Context: an optimization exercise on an open-source flow, tuned for small area and a short achievable clock period. The choices shown serve that exercise and are no tape-out recipe.
Only simulation tests tie the RTL to the original design; equivalence was not proved.
Some runs may be left out. An edit can pass the tests and still lose a function that they never use.
No activity file was given, so power comes from the tool's default toggle rates.

==> run_1/wire_density.png <==
Scale: 1 px per um. The die is cut into 32 by 32 equal tiles; dark blue is low, red is high, scaled to the fullest tile. Values are wire area over tile area, all layers added.
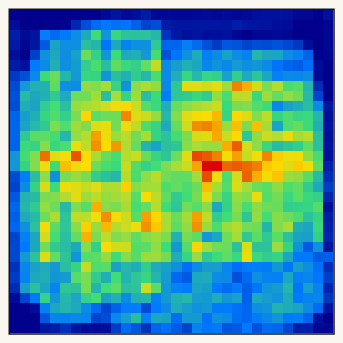
==> run_1/port_nets.png <==
Scale: 2 px per um.
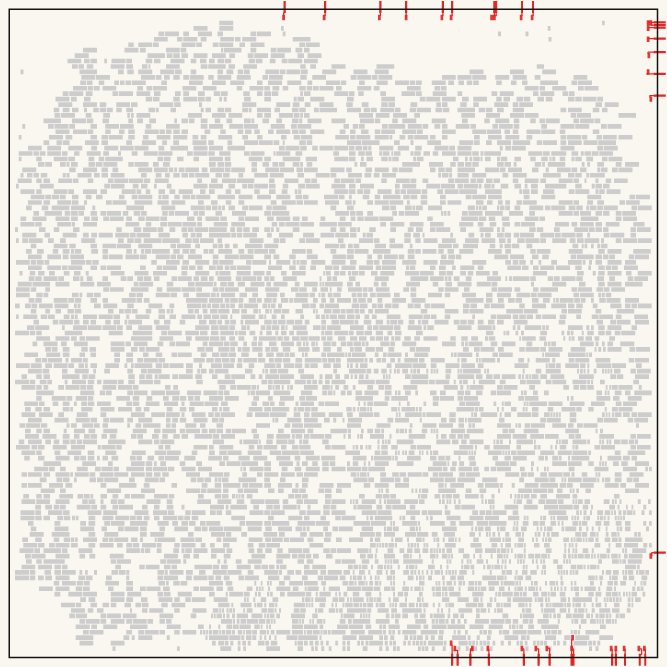
==> run_1/final_worst_path.png <==
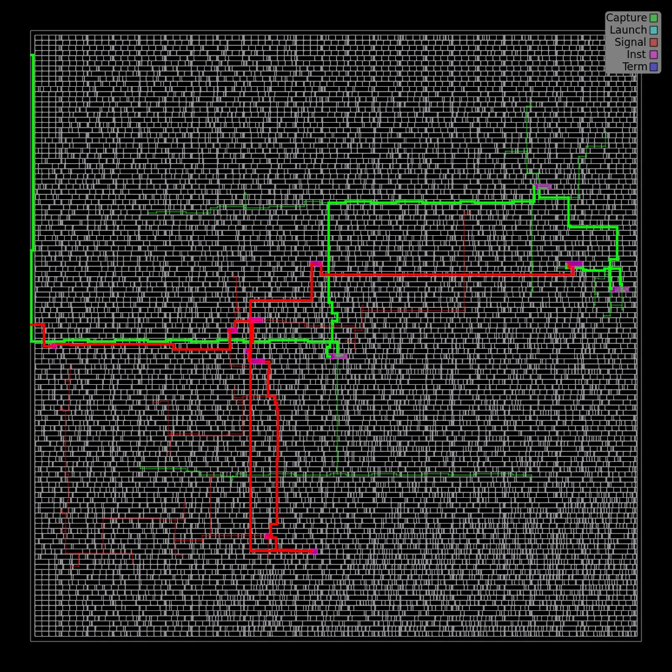
==> run_1/metal_stack.png <==
Scale: 1.5 px per um. Only two layers are drawn.
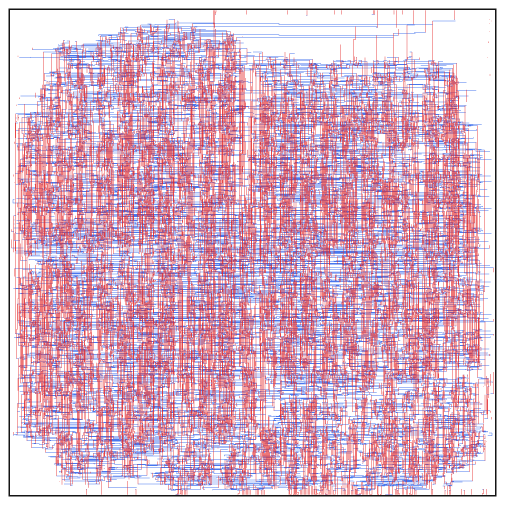
--- flow/design.v: outline only ---
// module regFile_alu: 7414 lines
// module c_inv: 1 lines
// module c_nand2: 1 lines
// module c_nand3: 1 lines
// module c_nand4: 1 lines
// module c_nor2: 1 lines
// module c_or3: 1 lines
// module c_and2: 1 lines
// module c_and2b: 1 lines
// module c_xor2: 1 lines
// module c_xnor2: 1 lines
// module c_a21oi: 1 lines
// module c_o21ai: 1 lines
// module c_a22oi: 3 lines
// module c_a222oi: 3 lines
// module c_a22o: 1 lines
// module c_o211a: 1 lines
module regFile_alu(
	input clk,
	input regWrite,
	input [4:0] rs1,
	input [4:0] rs2,
	input [4:0] rd,
	input [31:0] data,
	output reg [31:0] rv1,
	output reg [31:0] rv2,
	input [3:0]  control,
	input [1:0] mux,
	output [31:0] immGen,
	output reg [31:0] result,
	output [1:0]  zero
   );
  // ...
==> flow/flow/run.sh <==
#!/bin/bash
# The standard layout (standard.sh), with two resizer settings changed:
# the ports get plain buffers (buf_2) instead of the delay cells the
# default pick lands on, and gate sizing may change a cell's footprint.
# make's full output goes to standard.log here; ORFS keeps each step's log
# under orfs/logs/.
set -euo pipefail
bash standard.sh MATCH_CELL_FOOTPRINT=0 \
  "BUFFER_PORTS_ARGS=-buffer_cell sky130_fd_sc_hd__buf_2" finish > standard.log 2>&1
==> flow/standard.sh <==
#!/bin/bash
# synth_recipe.tcl (not shown) runs the flow's synth.tcl, then flattens the netlist and writes it again
# the make line also repeats each setting of config.mk as NAME=value (left out here)
make -C /OpenROAD-flow-scripts/flow DESIGN_CONFIG=/design/flow/config.mk WORK_HOME=/design/flow/orfs CLKGATE_MAP_FILE= SYNTH_SCRIPT=/design/flow/synth_recipe.tcl "${@:-finish}"
==> flow/config.mk <==
export PLATFORM = sky130hd
export DESIGN_NAME = regFile_alu
export DESIGN_NICKNAME = regFile_alu
export VERILOG_FILES = /design/flow/design.v
export SDC_FILE = /design/flow/constraint.sdc
export NUM_CORES = 4
export LEC_CHECK = 0
export CAP_MARGIN = 20
export CORE_MARGIN = 2
export CORE_UTILIZATION = 45
export CTS_CLUSTER_DIAMETER = 60
export CTS_CLUSTER_SIZE = 30
export PLACE_DENSITY = 0.6
export SETUP_SLACK_MARGIN = 1.7
export SLEW_MARGIN = 20
export SYNTH_HIERARCHICAL = 1
export SYNTH_MINIMUM_KEEP_SIZE = 0
==> flow/constraint.sdc <==
create_clock -name core_clock -period 4.0 [get_ports {clk}]
set_input_delay 0.8000 -clock core_clock [delete_from_list [all_inputs] [get_ports {clk}]]
set_output_delay 0.8000 -clock core_clock [all_outputs]
set_load 0.01 [all_outputs]
==> qor.yml, run 1 <==
clocking:
  htree_levels: 3
  clk-insertion-delay-late_ns: 0.72
  cts_tree: "yes"
route:
  drc: 0
  dr_wl_met3_mm: 30.5
  final_antenna_net_count: 0
  drt-initial-drc-count: 11786
global_routing:
  grt_busiest_layer: "met2"
  grt-ovfl-total: 0
  grt_pass1_vias: 42824
finish:
  seq_share_pct: 38.8
  areaGrowthSynthToFinish_pct: 23.4
  buffer_area_share_pct: 5.82
  inverters: 122
  seqCellArea_sq_mm: 0.0220
  stdcell_area_sq_mm: 0.0567
  multi_input_area_share_pct: 45.3
  final_nets: 4968
sta:
  rsz0062_at_grt: "yes"
  hold_viol: 0
  timing.fmax_mhz: 412
  fin_crit_sh_pct: 60.7
  max_slew_margin_pct: 25.7
  finClkSkew_ns: 0.0276
  slew_viol_final: 0
  final-setup-viol-count: 0
critical_path:
  critPathCaptureType: "register"
  cpPeakStageDelay_ns: 0.51
  crit_arrival_ns: 3.01
  path_cells: "buf_4 > nand2b_4 > buf_12 > nor2_2 > buf_12 > a222oi_1 > nand3_2 > o21ai_4 > nand3_1"
  r2r_slack_ns: 1.75
  path_max_fanout: 32
power_and_ir_drop:
  p_clk_mw: 10.3
  powerDensity_mw_per_mm2: 574
  power.group.top: "registers"
yosys:
  synth_compound_gate_area_share_pct: 37.1
  synth_top_family_by_area: "compound AO/OA/AOI/OAI gates"
  ys_seq_area_share_pct: 47.5
  async_flop_share_pct: 0
  synth_area_sq_mm: 0.0459
  syn_inst: 4416
  avgSynthCellArea_sq_um: 10.4
  synth_common_cells: "dfxtp_1, a22o_1, a222oi_1"
  synth_fa_ha_area_share_pct: 0.698
  netlist_top_cells_area: "dfxtp_1, a22o_1, a222oi_1"
  synth_xor_area_share_pct: 3.17
placement:
  dp.cells: 6062
  placed_area_sq_mm: 0.0503
floorplanning:
  rows: 117
  n_tap_cell: 1368
  core_area_sq_mm: 0.101
outcome:
  status: "finished clean"
Back to the opening pictures, wire_density.png:
mean over tiles = 0.39
nearly empty tiles = 5.8%
fullest tile = 0.94
densest ninth of the die = center
tiles over half the peak = 38%
emptiest ninth of the die = north-east
WL final: 222 mm
Total GRT Usage: 40.6%
Wirelength per Cell: 34.9 um

Back to the opening pictures, port_nets.png:
red -> immGen  # direction output, edge 14 south, 10 north, 8 east, end cells 32, wire 124 um
IO buf count: 151
# IOs: 185

Back to the opening pictures, final_worst_path.png:
Post-Route Utilization: 55.8%
fin cells: 6372
Setup WS post-layout: 1.57 ns
setup TNS: 0 ns

Back to the opening pictures, metal_stack.png:
red -> met2  # wire length 91.8 mm
blue -> met1  # wire length 81.8 mm
vias: 47303

==> run_1/clock_map.png <==
Scale: 2 px per um.
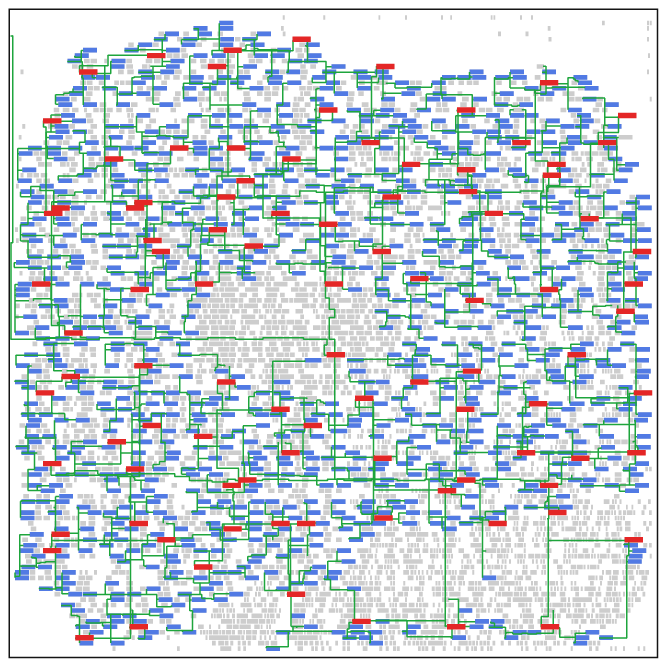

--- run 2: outline of the changes from run 1 ---
flow/design.v: 7434 -> 7987 lines; modules unchanged: 16
  regFile_alu: edited, 7414 -> 7966 lines
  c_or2: new, 1 lines
==> module c_or2 as of run 2 <==
module c_or2(input a, input b, output y); assign y = a | b; endmodule
--- a/flow/config.mk
+++ b/flow/config.mk
@@ -8,8 +8,8 @@
 export CAP_MARGIN = 20
 export CORE_MARGIN = 2
-export CORE_UTILIZATION = 45
+export CORE_UTILIZATION = 50
 export CTS_CLUSTER_DIAMETER = 60
 export CTS_CLUSTER_SIZE = 30
-export PLACE_DENSITY = 0.6
+export PLACE_DENSITY = 0.65
 export SETUP_SLACK_MARGIN = 1.7
 export SLEW_MARGIN = 20
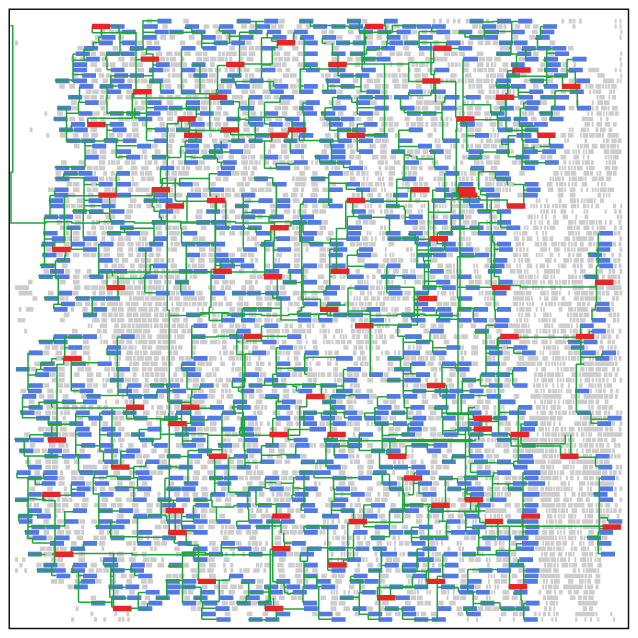
(run_2/clock_map.png)
Scale: 2 px per um.
blue -> flip-flops  # count 1089
red -> cells driving clock nets  # count 82
green -> clock wires  # length 12200 um
routed clock nets = 83
flops lie = widely spread
Clock Skews: 0.0347 ns
Clk Latency, worst-skew pair: 0.71 ns
clock power share: 29.1%
Clk power: 9.20 mW

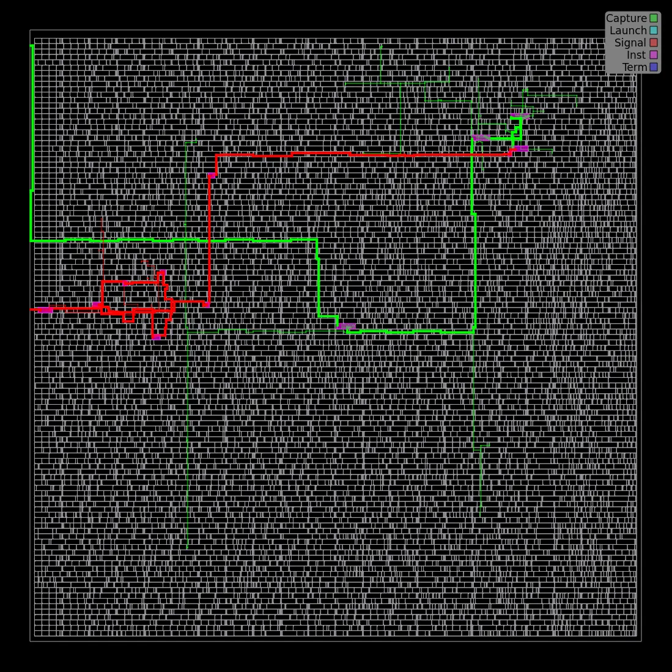
(run_2/final_worst_path.png)
Post-Route Utilization: 61.1%
fin cells: 6383
Setup WS post-layout: 1.55 ns

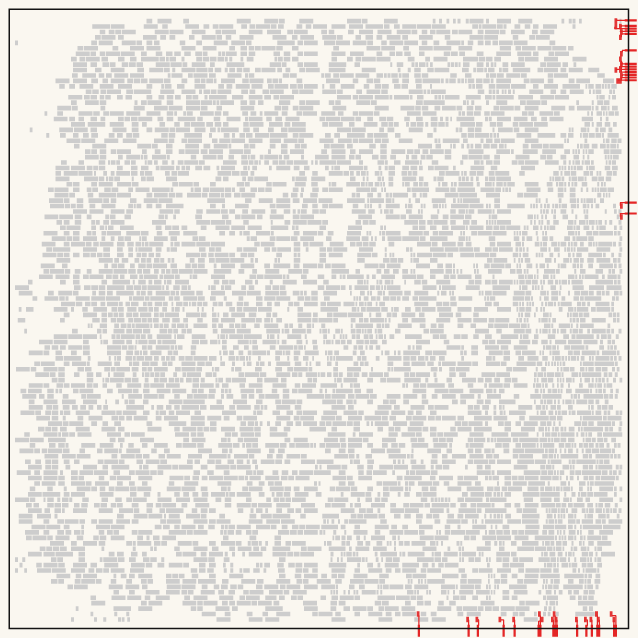
(run_2/port_nets.png)
Scale: 2 px per um.
red -> immGen  # direction output, edge 17 south, 15 east, end cells 32, wire 147 um

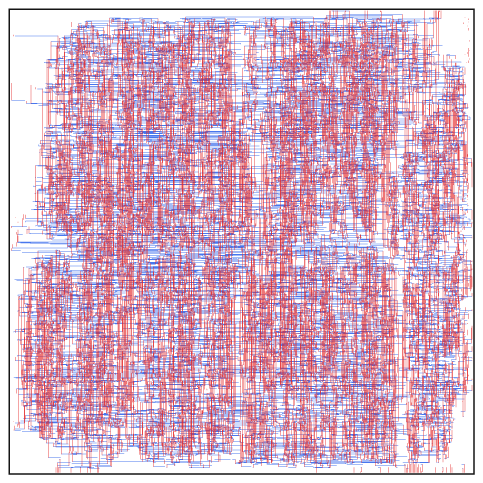
(run_2/metal_stack.png)
Scale: 1.5 px per um. Only two layers are drawn.
blue -> met1  # wire length 77.6 mm
red -> met2  # wire length 83.5 mm
Wirelength per Cell: 31.4 um
Total GRT Usage: 39.8%
vias: 47439

==> run 2 against run 1 <==
Compared with the run above: critical path type unchanged; wire length down 9.7%; combinational power up 2%; clock skew up 0.0071 ns; clock-buffer cell count down 13; largest cell class unchanged; die area down 8.8%; non-clock buffer count up 72; first-iteration DRC count up 12%; sequential power about the same; cell count up 0.17%; area after synthesis up 1.2%; power down 2.8%.
==> qor.yml, run 2 <==
critical_path:
  critPathCaptureType: "register"
  cpPeakStageDelay_ns: 0.69
  reg2reg_depth: 13
  critPathLaunchType: "primary input"
  timing.critical_path.depth: 8
  path_max_fanout: 7
  path_cells: "buf_12 > or3b_4 > buf_4 > nor2_2 > a222oi_1 > nand3_1 > o21ai_2 > nand3_1"
  crit_arrival_ns: 3.02
  r2r_slack_ns: 1.64
yosys:
  synth-edff-count: 0
  synth_area_sq_mm: 0.0465
  async_flop_share_pct: 0
  ys_ff_latch: 1089
  synth_top_family_by_area: "compound AO/OA/AOI/OAI gates"
  yosysMostFrequentCell: "dfxtp_1"
  synthMuxAreaShare_pct: 0
  avgSynthCellArea_sq_um: 10.3
  synth_common_cells: "dfxtp_1, a22o_1, a222oi_1"
  syn_inst: 4520
  ys_seq_area_share_pct: 46.9
  synth_compound_gate_area_share_pct: 36.6
  netlist_top_cells_area: "dfxtp_1, a22o_1, a222oi_1"
  synth_xor_area_share_pct: 3.13
  synth_fa_ha_area_share_pct: 0.689
finish:
  seqCellArea_sq_mm: 0.0220
  multi_input_area_share_pct: 45.8
  mostFrequentLayoutCells: "dfxtp_1, a22o_1, a222oi_1"
  fillers: 7651
  stdcell_area_sq_mm: 0.0561
  final_nets: 5125
  inverters: 102
  multi_input_comb_cells: 3315
  clock_area_share_pct: 5.31
  areaGrowthSynthToFinish_pct: 20.8
  buffer_area_share_pct: 6.28
  seq_share_pct: 39.2
sta:
  tightestPinTransition_ns: 1.10
  fin_tns_setup_ns: 0
  max_slew_margin_pct: 26.8
  final-setup-viol-count: 0
  timing.fmax_mhz: 409
  fin_crit_sh_pct: 61.1
  rsz0062_at_grt: "yes"
  hold_ws_ns: 0.497
  hold_viol: 0
  slew_viol_final: 0
floorplanning:
  die_w_um: 309
  rows: 111
  pin_count: 185
  die_y_um: 309
  initial_utilization_pct: 50.6
  core_area_sq_mm: 0.0918
  n_tap_cell: 1243
power_and_ir_drop:
  power.group.top: "registers"
  pwr-share-comb_pct: 21.8
  switching_share_pct: 34.2
  powerDensity_mw_per_mm2: 563
global_routing:
  grt_pass1_wl_mm: 288
  grt-ovfl-total: 0
  grt_pass1_vias: 42015
  grt_busiest_layer: "met2"
  antenna_found_initial: 7
route:
  final_antenna_net_count: 0
  drc: 0
  dr_wl_met3_mm: 30.5
  drt-initial-drc-count: 13162
  route.met2.wl_mm: 83.5
  finalWirelength_mm: 201
  dr.max_layer_used: "met5"
clocking:
  clk_path_buf_depth: 3
  cts_setup_buffers: 74
  ctsResizeCount: 232
  htree_levels: 3
  cts_hold_buf: 0
  cts_buffers: 82
  cts_tree: "yes"
placement:
  port_buffers: 151
  placed_area_sq_mm: 0.0503
  dp.cells: 6084
run:
  cap_violations: 0
worst_hold_path:
  holdPathStages: 1
outcome:
  status: "finished clean"
==> run_2/wire_density.png <==
Scale: 1 px per um. The die is cut into 31 by 31 equal tiles; dark blue is low, red is high, scaled to the fullest tile. Values are wire area over tile area, all layers added.
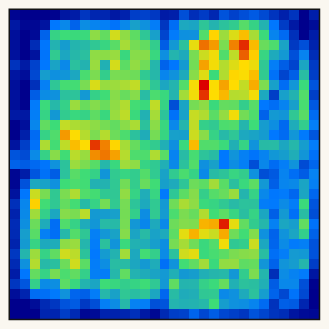

## Run 3: large edit since run 2, in outline
flow/design.v: 7987 -> 8019 lines; modules unchanged: 17
  regFile_alu: edited, 7966 -> 7998 lines
--- a/flow/config.mk
+++ b/flow/config.mk
@@ -9,6 +9,6 @@
 export CORE_MARGIN = 2
 export CORE_UTILIZATION = 50
-export CTS_CLUSTER_DIAMETER = 60
-export CTS_CLUSTER_SIZE = 30
+export CTS_CLUSTER_DIAMETER = 100
+export CTS_CLUSTER_SIZE = 25
 export PLACE_DENSITY = 0.65
 export SETUP_SLACK_MARGIN = 1.7
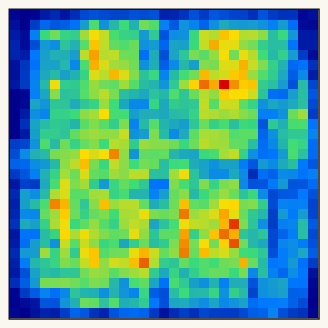
(run_3/wire_density.png)
Scale: 1 px per um. The die is cut into 31 by 31 equal tiles; dark blue is low, red is high, scaled to the fullest tile. Values are wire area over tile area, all layers added.
nearly empty tiles = 2.2%
tiles over half the peak = 38%
fullest tile = 0.92
mean over tiles = 0.39
Wirelength per Cell: 33.0 um
WL final: 206 mm

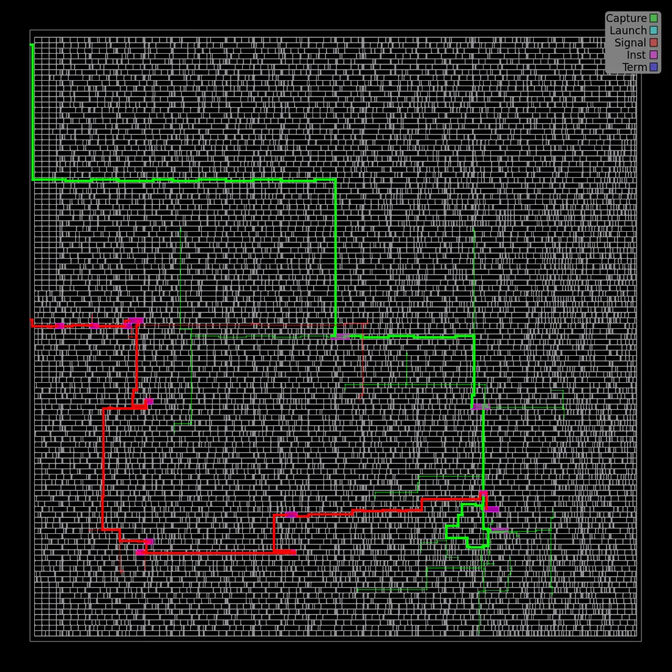
(run_3/final_worst_path.png)
Setup WS post-layout: 1.44 ns
shortest period the worst path allows: 2.56 ns

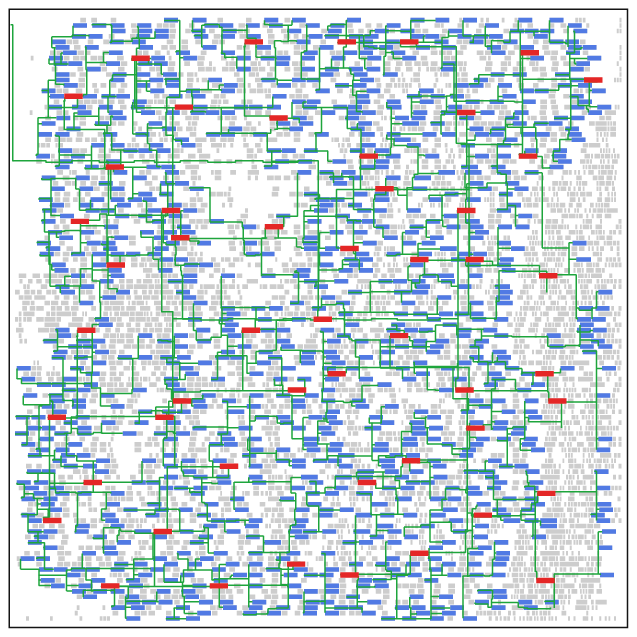
(run_3/clock_map.png)
Scale: 2 px per um.
blue -> flip-flops  # count 1089
green -> clock wires  # length 11700 um
red -> cells driving clock nets  # count 51
flops lie = widely spread
Clk power: 6.01 mW
Clock Skews: 0.0268 ns

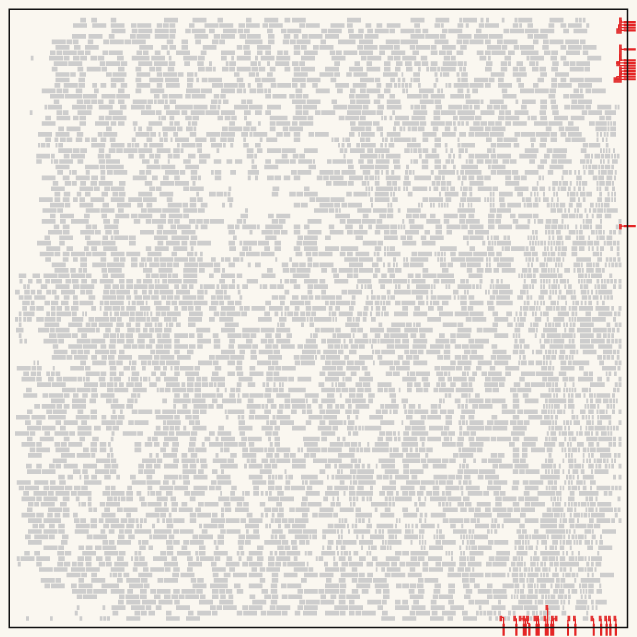
(run_3/port_nets.png)
Scale: 2 px per um.
red -> immGen  # direction output, edge 18 south, 14 east, end cells 32, wire 131 um

==> run 3 against run 2 <==
Compared with the run above: area after synthesis down 0.31%; worst setup slack worse by 0.11 ns; still clean; highest routed layer unchanged; critical path type unchanged; die area down 0.31%; sequential power about the same; cell area down 3.2%.
==> qor.yml, run 3 <==
global_routing:
  grt_pass1_wl_mm: 292
  grt_pass1_vias: 41554
  grt-ovfl-total: 0
  grt.total_usage_pct: 41.1
  globalRouteMet3Util_pct: 14.0
  antenna_found_initial: 1
  grt_busiest_layer: "met1"
clocking:
  clk_path_buf_depth: 3
  htree_levels: 2
  cts_tree: "yes"
  clk-insertion-delay-late_ns: 0.68
  ctsResizeCount: 192
  cts_hold_buf: 0
  cts_setup_buffers: 56
  cts_buffers: 51
yosys:
  synth-edff-count: 0
  synth_top_family_by_area: "compound AO/OA/AOI/OAI gates"
  netlist_top_cells_area: "dfxtp_1, a22o_1, a222oi_1"
  ys_dominant_reg_cell: "dfxtp_1"
  avgSynthCellArea_sq_um: 10.2
  ys_ff_latch: 1089
  async_flop_share_pct: 0
  synth_compound_gate_area_share_pct: 36.5
  yosysMostFrequentCell: "dfxtp_1"
  synth_xor_area_share_pct: 3.14
  ys_seq_area_share_pct: 47.1
  synth_fa_ha_area_share_pct: 0.692
  synth_area_sq_mm: 0.0463
  synth_top_area_share_pct: 47.1
  syn_inst: 4536
  synth_common_cells: "dfxtp_1, a22o_1, a222oi_1"
  synthMuxAreaShare_pct: 0
route:
  drt-initial-drc-count: 13478
  drc: 0
  wl_met1_mm: 82.6
  via_count: 47181
  dr_wl_met3_mm: 32.4
  final_antenna_net_count: 0
  route.met2.wl_mm: 82.8
  dr.max_layer_used: "met5"
power_and_ir_drop:
  switching_share_pct: 34.2
  sequentialPower_mw: 15.6
  pwr-share-comb_pct: 23.9
  powerDensity_mw_per_mm2: 523
  p_seq_share_pct: 54.9
  power.group.top: "registers"
  internal_power_mw: 18.7
  p_clk_share_pct: 21.2
sta:
  tightestPinTransition_ns: 1.18
  final-setup-viol-count: 0
  fin_tns_setup_ns: 0
  rsz0062_at_grt: "yes"
  fin_crit_sh_pct: 63.9
  hold_ws_ns: 0.507
  timing.fmax_mhz: 391
  max_slew_margin_pct: 21.5
  slew_viol_final: 0
  hold_viol: 0
finish:
  final_layout_size_suffix_gt1_share_pct: 17.8
  fin_util_pct: 59.3
  stdcell_area_sq_mm: 0.0543
  multi_input_comb_cells: 3314
  clock_area_share_pct: 2.50
  mostFrequentLayoutCells: "dfxtp_1, a22o_1, a222oi_1"
  seqCellArea_sq_mm: 0.0220
  final_nets: 5118
  multi_input_area_share_pct: 46.6
  seq_share_pct: 40.4
  final_cells: 6254
  fillers: 7799
  areaGrowthSynthToFinish_pct: 17.3
  inverters: 118
  antenna_cells: 0
  buffer_area_share_pct: 6.88
critical_path:
  timing.critical_path.depth: 10
  critPathLaunchType: "primary input"
  slowest_stage: "a222oi_1"
  path_cells: "buf_6 > buf_6 > or3b_4 > buf_12 > nor2_4 > buf_6 > a222oi_1 > nand3_1 > o21ai_4 > nand3_2"
  crit_arrival_ns: 3.12
  r2r_slack_ns: 1.62
  path_max_fanout: 7
  reg2reg_depth: 11
  critPathCaptureType: "register"
  cpPeakStageDelay_ns: 0.74
placement:
  placed_area_sq_mm: 0.0502
  port_buffers: 151
  place_hpwl_mm: 132
  post-place-ws_ns: 0.469
  dp.cells: 6059
floorplanning:
  n_tap_cell: 1186
  rows: 111
  initial_utilization_pct: 50.5
  die_y_um: 308
  dieArea_sq_mm: 0.0951
  core_area_sq_mm: 0.0917
  pin_count: 185
  die_w_um: 308
worst_hold_path:
  hp-class: "reg -> reg"
  holdPathStages: 1
run:
  cap_violations: 0
outcome:
  status: "finished clean"
==> run_3/metal_stack.png <==
Scale: 1.5 px per um. Only two layers are drawn.
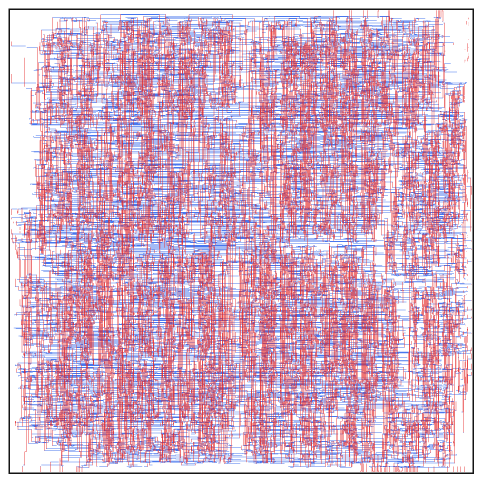

==> run 4: too many edits to list; what changed since run 3 <==
flow/design.v: 8019 -> 8178 lines; modules unchanged: 17
  regFile_alu: edited, 7998 -> 8157 lines
--- a/flow/config.mk
+++ b/flow/config.mk
@@ -11,4 +11,5 @@
 export CTS_CLUSTER_DIAMETER = 100
 export CTS_CLUSTER_SIZE = 25
+export GPL_ROUTABILITY_DRIVEN = 0
 export PLACE_DENSITY = 0.65
 export SETUP_SLACK_MARGIN = 1.7
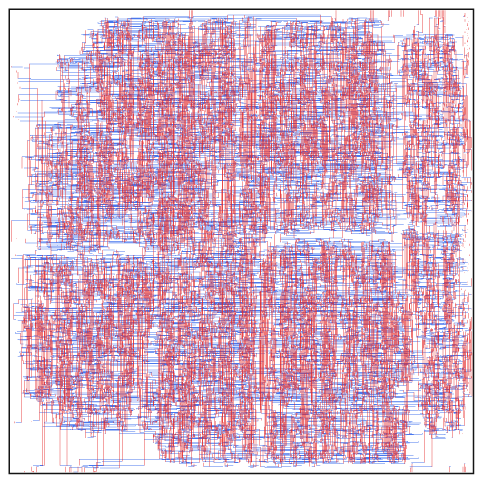
(run_4/metal_stack.png)
Scale: 1.5 px per um. Only two layers are drawn.
blue -> met1  # wire length 76.0 mm
red -> met2  # wire length 80.4 mm
Wirelength per Cell: 31.2 um
vias: 47372

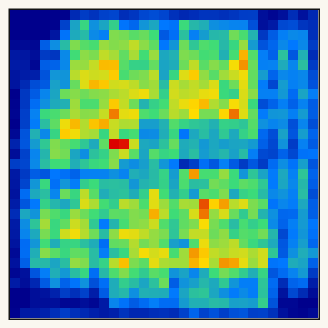
(run_4/wire_density.png)
Scale: 1 px per um. The die is cut into 31 by 31 equal tiles; dark blue is low, red is high, scaled to the fullest tile. Values are wire area over tile area, all layers added.
tiles over half the peak = 34%
nearly empty tiles = 4.1%
fullest tile = 0.97
Total GRT Usage: 39.0%
WL final: 197 mm

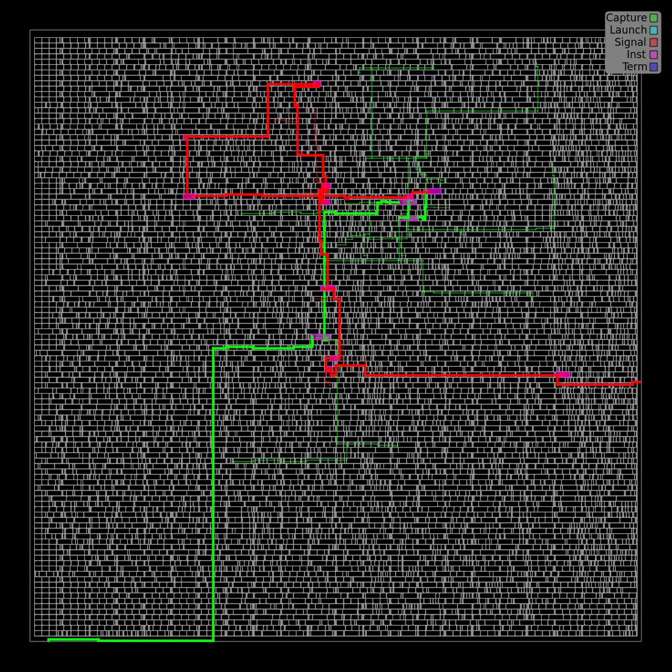
(run_4/final_worst_path.png)
shortest period the worst path allows: 2.46 ns
Post-Route Utilization: 58.8%

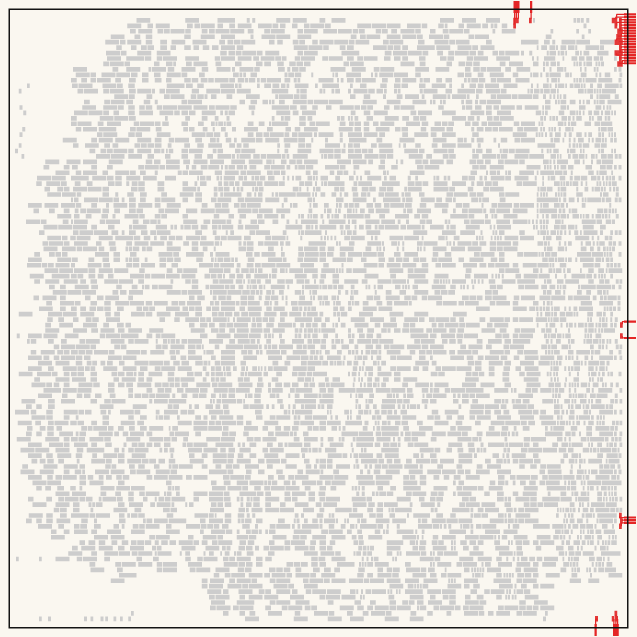
(run_4/port_nets.png)
Scale: 2 px per um.
red -> immGen  # direction output, edge 24 east, 4 south, 4 north, end cells 32, wire 126 um

==> run 4 against run 3 <==
Compared with the run above: still clean on timing, DRC and antenna; clock skew is 0.011 ns higher; clock power is 0.8% higher; cell count is 0.94% higher.
==> qor.yml, run 4 <==
finish:
  clock_area_share_pct: 2.56
  final_nets: 5114
  multi_input_comb_cells: 3345
  seqCellArea_sq_mm: 0.0220
  multi_input_area_share_pct: 46.8
  seq_share_pct: 40.7
  stdcell_area_sq_mm: 0.0540
  buffer_area_share_pct: 6.05
  areaGrowthSynthToFinish_pct: 16.5
yosys:
  synth_compound_gate_area_share_pct: 36.4
  ys_dominant_reg_cell: "dfxtp_1"
  ys_seq_area_share_pct: 47.0
  netlist_top_cells_area: "dfxtp_1, a22o_1, a222oi_1"
  async_flop_share_pct: 0
  ys_ff_latch: 1089
  synth_xor_area_share_pct: 3.14
  synthMuxAreaShare_pct: 0
  avgSynthCellArea_sq_um: 10.1
  synth-edff-count: 0
  synth_area_sq_mm: 0.0464
  synth_top_family_by_area: "compound AO/OA/AOI/OAI gates"
clocking:
  clk-insertion-delay-late_ns: 0.68
  htree_levels: 2
  cts_setup_buffers: 9
  cts_hold_buf: 0
critical_path:
  critPathLaunchType: "primary input"
  path_max_fanout: 8
  reg2reg_depth: 12
  crit_arrival_ns: 3.01
power_and_ir_drop:
  p_seq_share_pct: 55.1
  power.group.top: "registers"
  p_clk_share_pct: 21.5
  p_clk_mw: 6.06
  sequentialPower_mw: 15.5
floorplanning:
  rows: 111
  initial_utilization_pct: 50.5
  die_y_um: 308
  n_tap_cell: 1243
  dieArea_sq_mm: 0.0952
sta:
  fin_ws_ns: 1.54
  final-setup-viol-count: 0
  hold_viol: 0
  max_slew_margin_pct: 25.5
  timing.fmax_mhz: 407
  rsz0062_at_grt: "yes"
  tightestPinTransition_ns: 1.12
route:
  dr_wl_met3_mm: 30.9
  dr.max_layer_used: "met5"
  drc: 0
  drt-initial-drc-count: 12841
  route.met2.wl_mm: 80.4
global_routing:
  globalRouteMet3Util_pct: 12.5
  antenna_found_initial: 10
  grt_pass1_wl_mm: 283
  grt-ovfl-total: 0
placement:
  placed_area_sq_mm: 0.0502
outcome:
  status: "finished clean"
==> run_4/clock_map.png <==
Scale: 2 px per um.
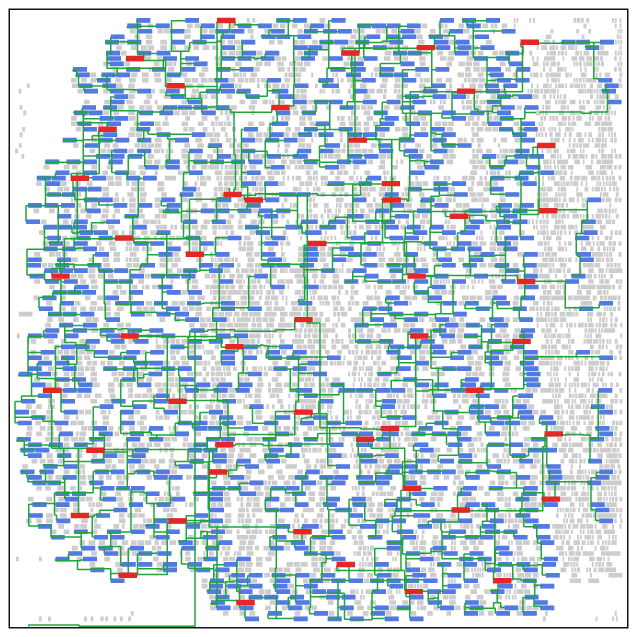

## Run 5: what changed since run 4
--- a/flow/config.mk
+++ b/flow/config.mk
@@ -17,2 +17,3 @@
 export SYNTH_HIERARCHICAL = 1
 export SYNTH_MINIMUM_KEEP_SIZE = 0
+export TNS_END_PERCENT = 20
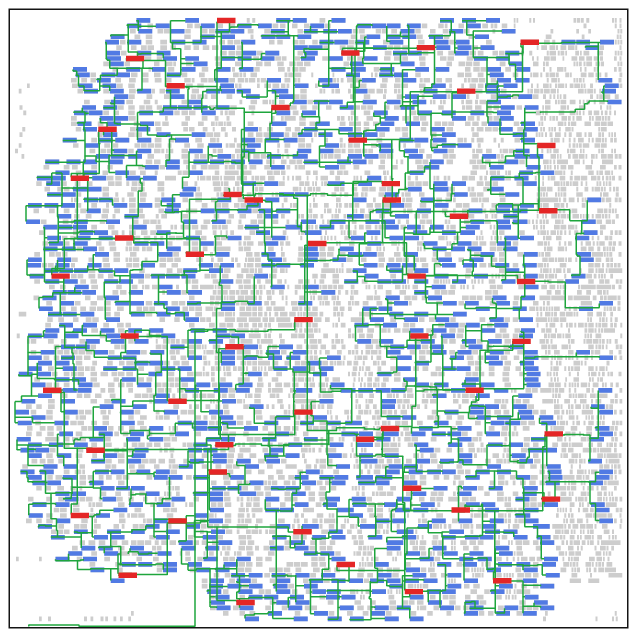
(run_5/clock_map.png)
Scale: 2 px per um.
blue -> flip-flops  # count 1089
red -> cells driving clock nets  # count 50
green -> clock wires  # length 11500 um
flops lie = widely spread
routed clock nets = 51
Clk Latency, worst-skew pair: 0.68 ns
Clock Skews: 0.0359 ns
clock power share: 21.7%
Clk power: 6.05 mW

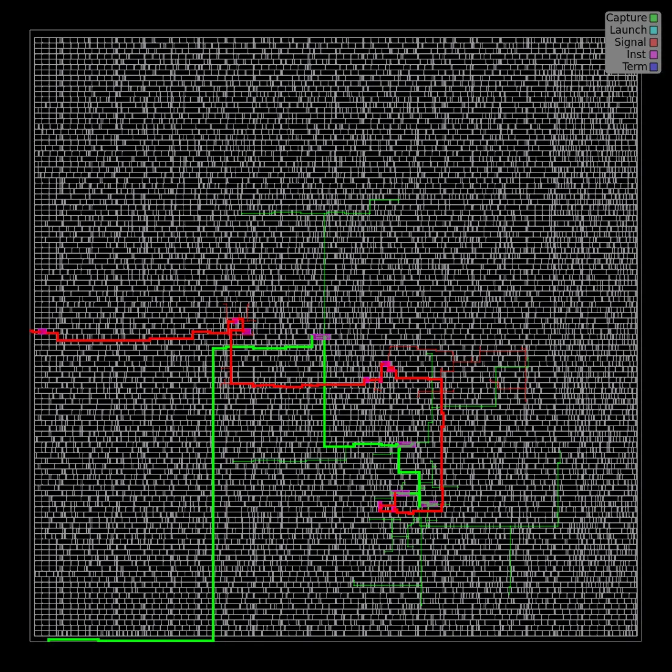
(run_5/final_worst_path.png)
Setup WS post-layout: 1.51 ns
shortest period the worst path allows: 2.49 ns
Post-Route Utilization: 58.1%
fin cells: 6280

==> run 5 against run 4 <==
Compared with the run above: still clean on timing, DRC and antenna; critical path depth did not move; synthesized cell count did not move; register-to-register slack got worse by 0.03 ns; worst hold slack got worse by 0.0034 ns; cell area fell by 1.3%; global-route usage barely moved; critical path type unchanged; largest cell class unchanged; highest routed layer unchanged.
==> qor.yml, run 5 <==
finish:
  clock_area_share_pct: 2.59
  seq_share_pct: 41.1
  antenna_cells: 5
  stdcell_area_sq_mm: 0.0533
  buffer_area_share_pct: 5.58
  mostFrequentLayoutCells: "dfxtp_1, a22o_1, a222oi_1"
yosys:
  yosysMostFrequentCell: "dfxtp_1"
  synth_top_area_share_pct: 47.0
  syn_inst: 4576
  synth_area_sq_mm: 0.0464
  synth_xor_area_share_pct: 3.14
  ys_dominant_reg_cell: "dfxtp_1"
  ys_ff_latch: 1089
  synth_compound_gate_area_share_pct: 36.4
  synthMuxAreaShare_pct: 0
  async_flop_share_pct: 0
  synth_top_family_by_area: "compound AO/OA/AOI/OAI gates"
global_routing:
  grt_busiest_layer: "met2"
  antenna_found_initial: 8
  grt_pass1_wl_mm: 282
  grt_pass1_vias: 41769
sta:
  max_slew_margin_pct: 27.0
  timing.fmax_mhz: 401
  fin_crit_sh_pct: 62.4
  hold_viol: 0
  tightestPinTransition_ns: 1.09
  hold_ws_ns: 0.504
critical_path:
  cpPeakStageDelay_ns: 0.82
  crit_arrival_ns: 3.03
  timing.critical_path.depth: 10
  slowest_stage: "a222oi_1"
  r2r_slack_ns: 1.68
  path_cells: "buf_6 > clkinvlp_4 > nand2_4 > buf_4 > nor2_1 > buf_6 > a222oi_1 > nand3_1 > o21ai_1 > nand3_1"
  critPathLaunchType: "primary input"
route:
  dr_wl_met3_mm: 30.5
  drc: 0
  final_antenna_net_count: 0
  dr.max_layer_used: "met5"
power_and_ir_drop:
  internal_power_mw: 18.5
  sequentialPower_mw: 15.5
  switching_share_pct: 33.5
  pwr-share-comb_pct: 22.7
floorplanning:
  die_w_um: 308
  n_tap_cell: 1243
  die_y_um: 308
  rows: 111
  pin_count: 185
  dieArea_sq_mm: 0.0952
  core_area_sq_mm: 0.0918
worst_hold_path:
  holdPathStages: 1
  hp-class: "reg -> reg"
clocking:
  clk_path_buf_depth: 3
  cts_tree: "yes"
  cts_setup_buffers: 8
  cts_buffers: 50
outcome:
  status: "finished clean"
run:
  cap_violations: 0
placement:
  port_buffers: 151
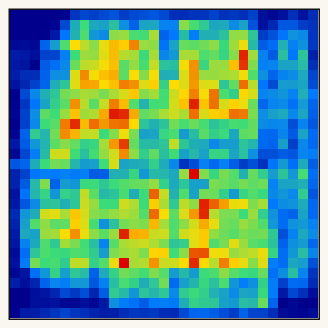
(run_5/wire_density.png)
Scale: 1 px per um. The die is cut into 31 by 31 equal tiles; dark blue is low, red is high, scaled to the fullest tile. Values are wire area over tile area, all layers added.
fullest tile = 0.87
tiles over half the peak = 40%
nearly empty tiles = 4.2%
mean over tiles = 0.37
Total GRT Usage: 39.0%
Wirelength per Cell: 31.2 um

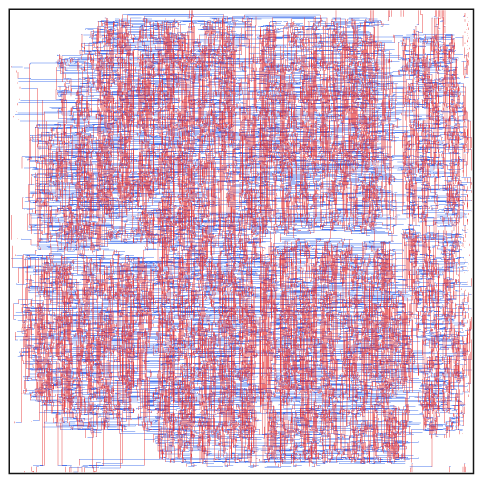
(run_5/metal_stack.png)
Scale: 1.5 px per um. Only two layers are drawn.
blue -> met1  # wire length 75.7 mm
red -> met2  # wire length 79.9 mm
vias: 46908
WL final: 196 mm

==> run_5/port_nets.png <==
Scale: 2 px per um.
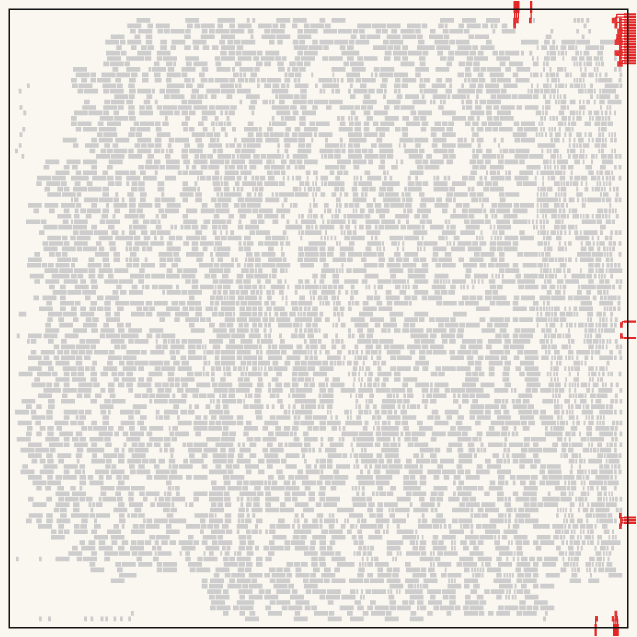

--- run 6: outline of the changes from run 5 ---
flow/design.v: 8178 -> 8374 lines; modules unchanged: 17
  regFile_alu: edited, 8157 -> 8353 lines
--- a/flow/config.mk
+++ b/flow/config.mk
@@ -11,5 +11,4 @@
 export CTS_CLUSTER_DIAMETER = 100
 export CTS_CLUSTER_SIZE = 25
-export GPL_ROUTABILITY_DRIVEN = 0
 export PLACE_DENSITY = 0.65
 export SETUP_SLACK_MARGIN = 1.7
@@ -17,3 +16,2 @@
 export SYNTH_HIERARCHICAL = 1
 export SYNTH_MINIMUM_KEEP_SIZE = 0
-export TNS_END_PERCENT = 20
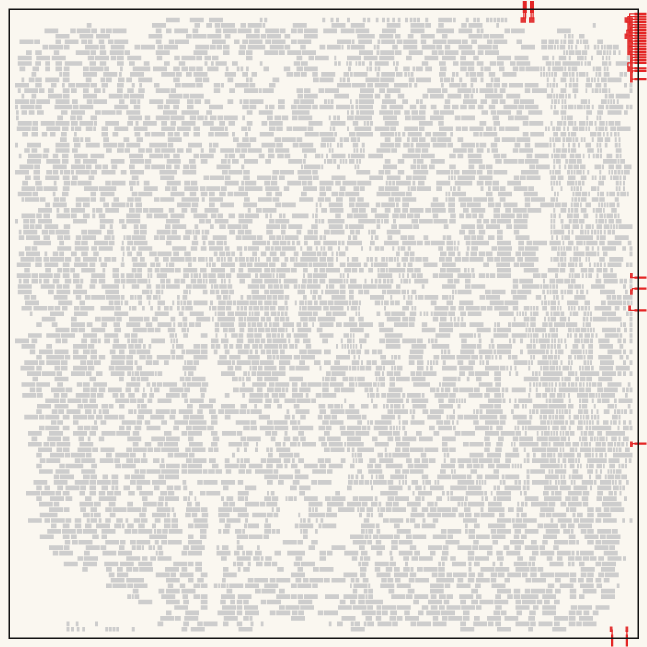
(run_6/port_nets.png)
Scale: 2 px per um.
red -> immGen  # direction output, edge 26 east, 4 north, 2 south, end cells 32, wire 124 um

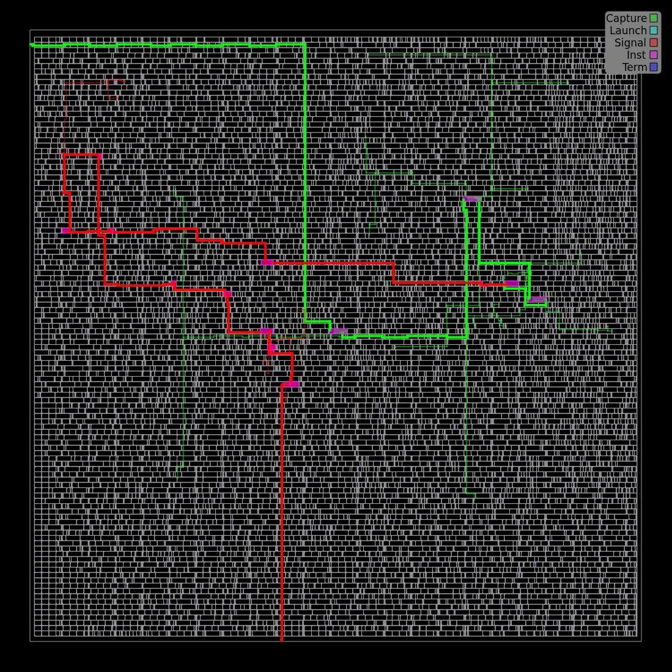
(run_6/final_worst_path.png)
Setup WS post-layout: 1.59 ns
Post-Route Utilization: 59.2%

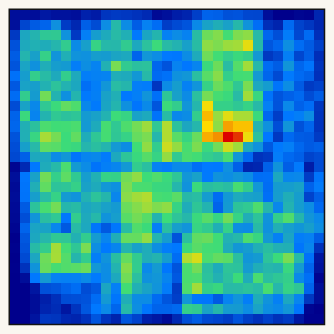
(run_6/wire_density.png)
Scale: 1 px per um. The die is cut into 31 by 31 equal tiles; dark blue is low, red is high, scaled to the fullest tile. Values are wire area over tile area, all layers added.
densest ninth of the die = center
fullest tile = 1.1
mean over tiles = 0.37
vias: 48149
Wirelength per Cell: 31.6 um
Total GRT Usage: 39.0%
WL final: 206 mm

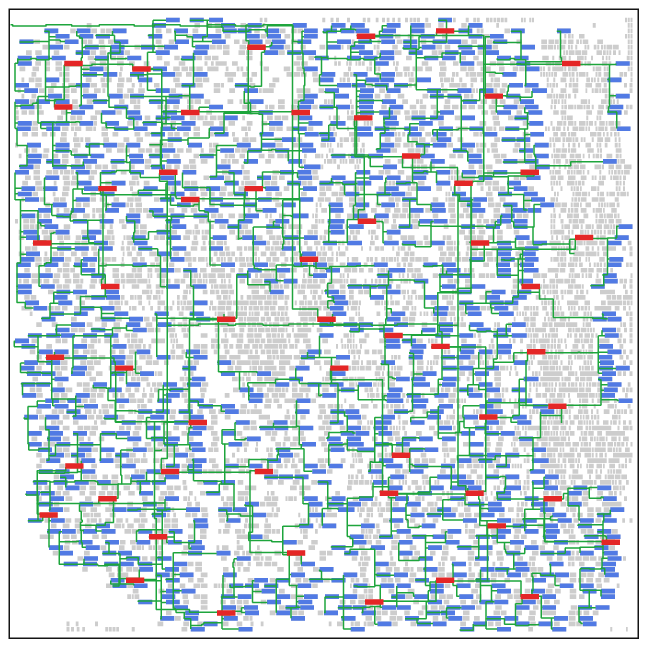
(run_6/clock_map.png)
Scale: 2 px per um.
red -> cells driving clock nets  # count 54
blue -> flip-flops  # count 1153
green -> clock wires  # length 12400 um
routed clock nets = 55
Clk Latency, worst-skew pair: 0.70 ns
Clk power: 6.47 mW

==> run 6 against run 5 <==
Compared with the run above: still clean; power increased by 6.4%; first-iteration DRC count is the same; die area grew 3.4%; sequential power increased by 6%; cell area increased by 5.5%; largest cell class unchanged.
==> qor.yml, run 6 <==
yosys:
  synth_area_sq_mm: 0.0480
  async_flop_share_pct: 0
  yosysMostFrequentCell: "dfxtp_1"
  netlist_top_cells_area: "dfxtp_1, a22o_1, a222oi_1"
  synth_top_area_share_pct: 48.1
  synthMuxAreaShare_pct: 0
  syn_inst: 4704
  ys_seq_area_share_pct: 48.1
finish:
  stdcell_area_sq_mm: 0.0563
  seqCellArea_sq_mm: 0.0232
  mostFrequentLayoutCells: "dfxtp_1, a22o_1, a222oi_1"
  buffer_area_share_pct: 6.34
  final_layout_size_suffix_gt1_share_pct: 17.4
  final_cells: 6506
  multi_input_area_share_pct: 45.9
floorplanning:
  initial_utilization_pct: 50.5
  die_w_um: 314
  n_tap_cell: 1265
  pin_count: 185
  dieArea_sq_mm: 0.0984
placement:
  port_buffers: 151
  place_hpwl_mm: 135
  post-place-ws_ns: 0.679
clocking:
  ctsResizeCount: 129
  cts_tree: "yes"
  cts_buffers: 54
  htree_levels: 2
worst_hold_path:
  holdPathStages: 1
route:
  drt-initial-drc-count: 13028
  drc: 0
  final_antenna_net_count: 0
  route.met2.wl_mm: 85.4
  dr_wl_met3_mm: 30.8
critical_path:
  path_max_fanout: 8
  r2r_slack_ns: 1.75
  critPathLaunchType: "primary input"
  timing.critical_path.depth: 11
  slowest_stage: "a222oi_1"
sta:
  tightestPinTransition_ns: 1.20
  hold_ws_ns: 0.504
power_and_ir_drop:
  sequentialPower_mw: 16.4
  switching_share_pct: 33.5
  p_clk_share_pct: 21.8
global_routing:
  grt_busiest_layer: "met2"
  grt_pass1_wl_mm: 293
  globalRouteMet3Util_pct: 11.1
outcome:
  status: "finished clean"

-- what the ideal ports hide --
The results above use ideal ports. As a check the final layouts listed here were re-extracted and re-timed, cells and wires unchanged. Step 1, drivers: a clkbuf_16 drives clk and a buf_2 each remaining input, both assumed. Step 2 adds t to the input delays and takes it off the output delays; t is the mean of the earliest and latest rising clock arrival at the registers after step 1. Input paths then give back, and output paths get back, about the clock's delay inside the block. Slacks: ideal ports / drivers / drivers and shift; pairs: ideal ports / drivers.
run | t, ns | setup WS [ns] | pins driven straight from the clock port
run 1 | 0.780 | 1.573 / 1.517 / 0.737 | 1
run 2 | 0.758 | 1.554 / 1.526 / 0.768 | 1
run 3 | 0.738 | 1.443 / 1.480 / 0.742 | 1
run 4 | 0.726 | 1.542 / 1.474 / 0.749 | 1
run 5 | 0.724 | 1.506 / 1.399 / 0.675 | 1
run 6 | 0.768 | 1.586 / 1.483 / 0.715 | 1
After both steps every run listed still meets setup and hold. The setup slack of run 6, which loses most, moves by -0.103 ns with the drivers and by -0.871 ns with both steps.
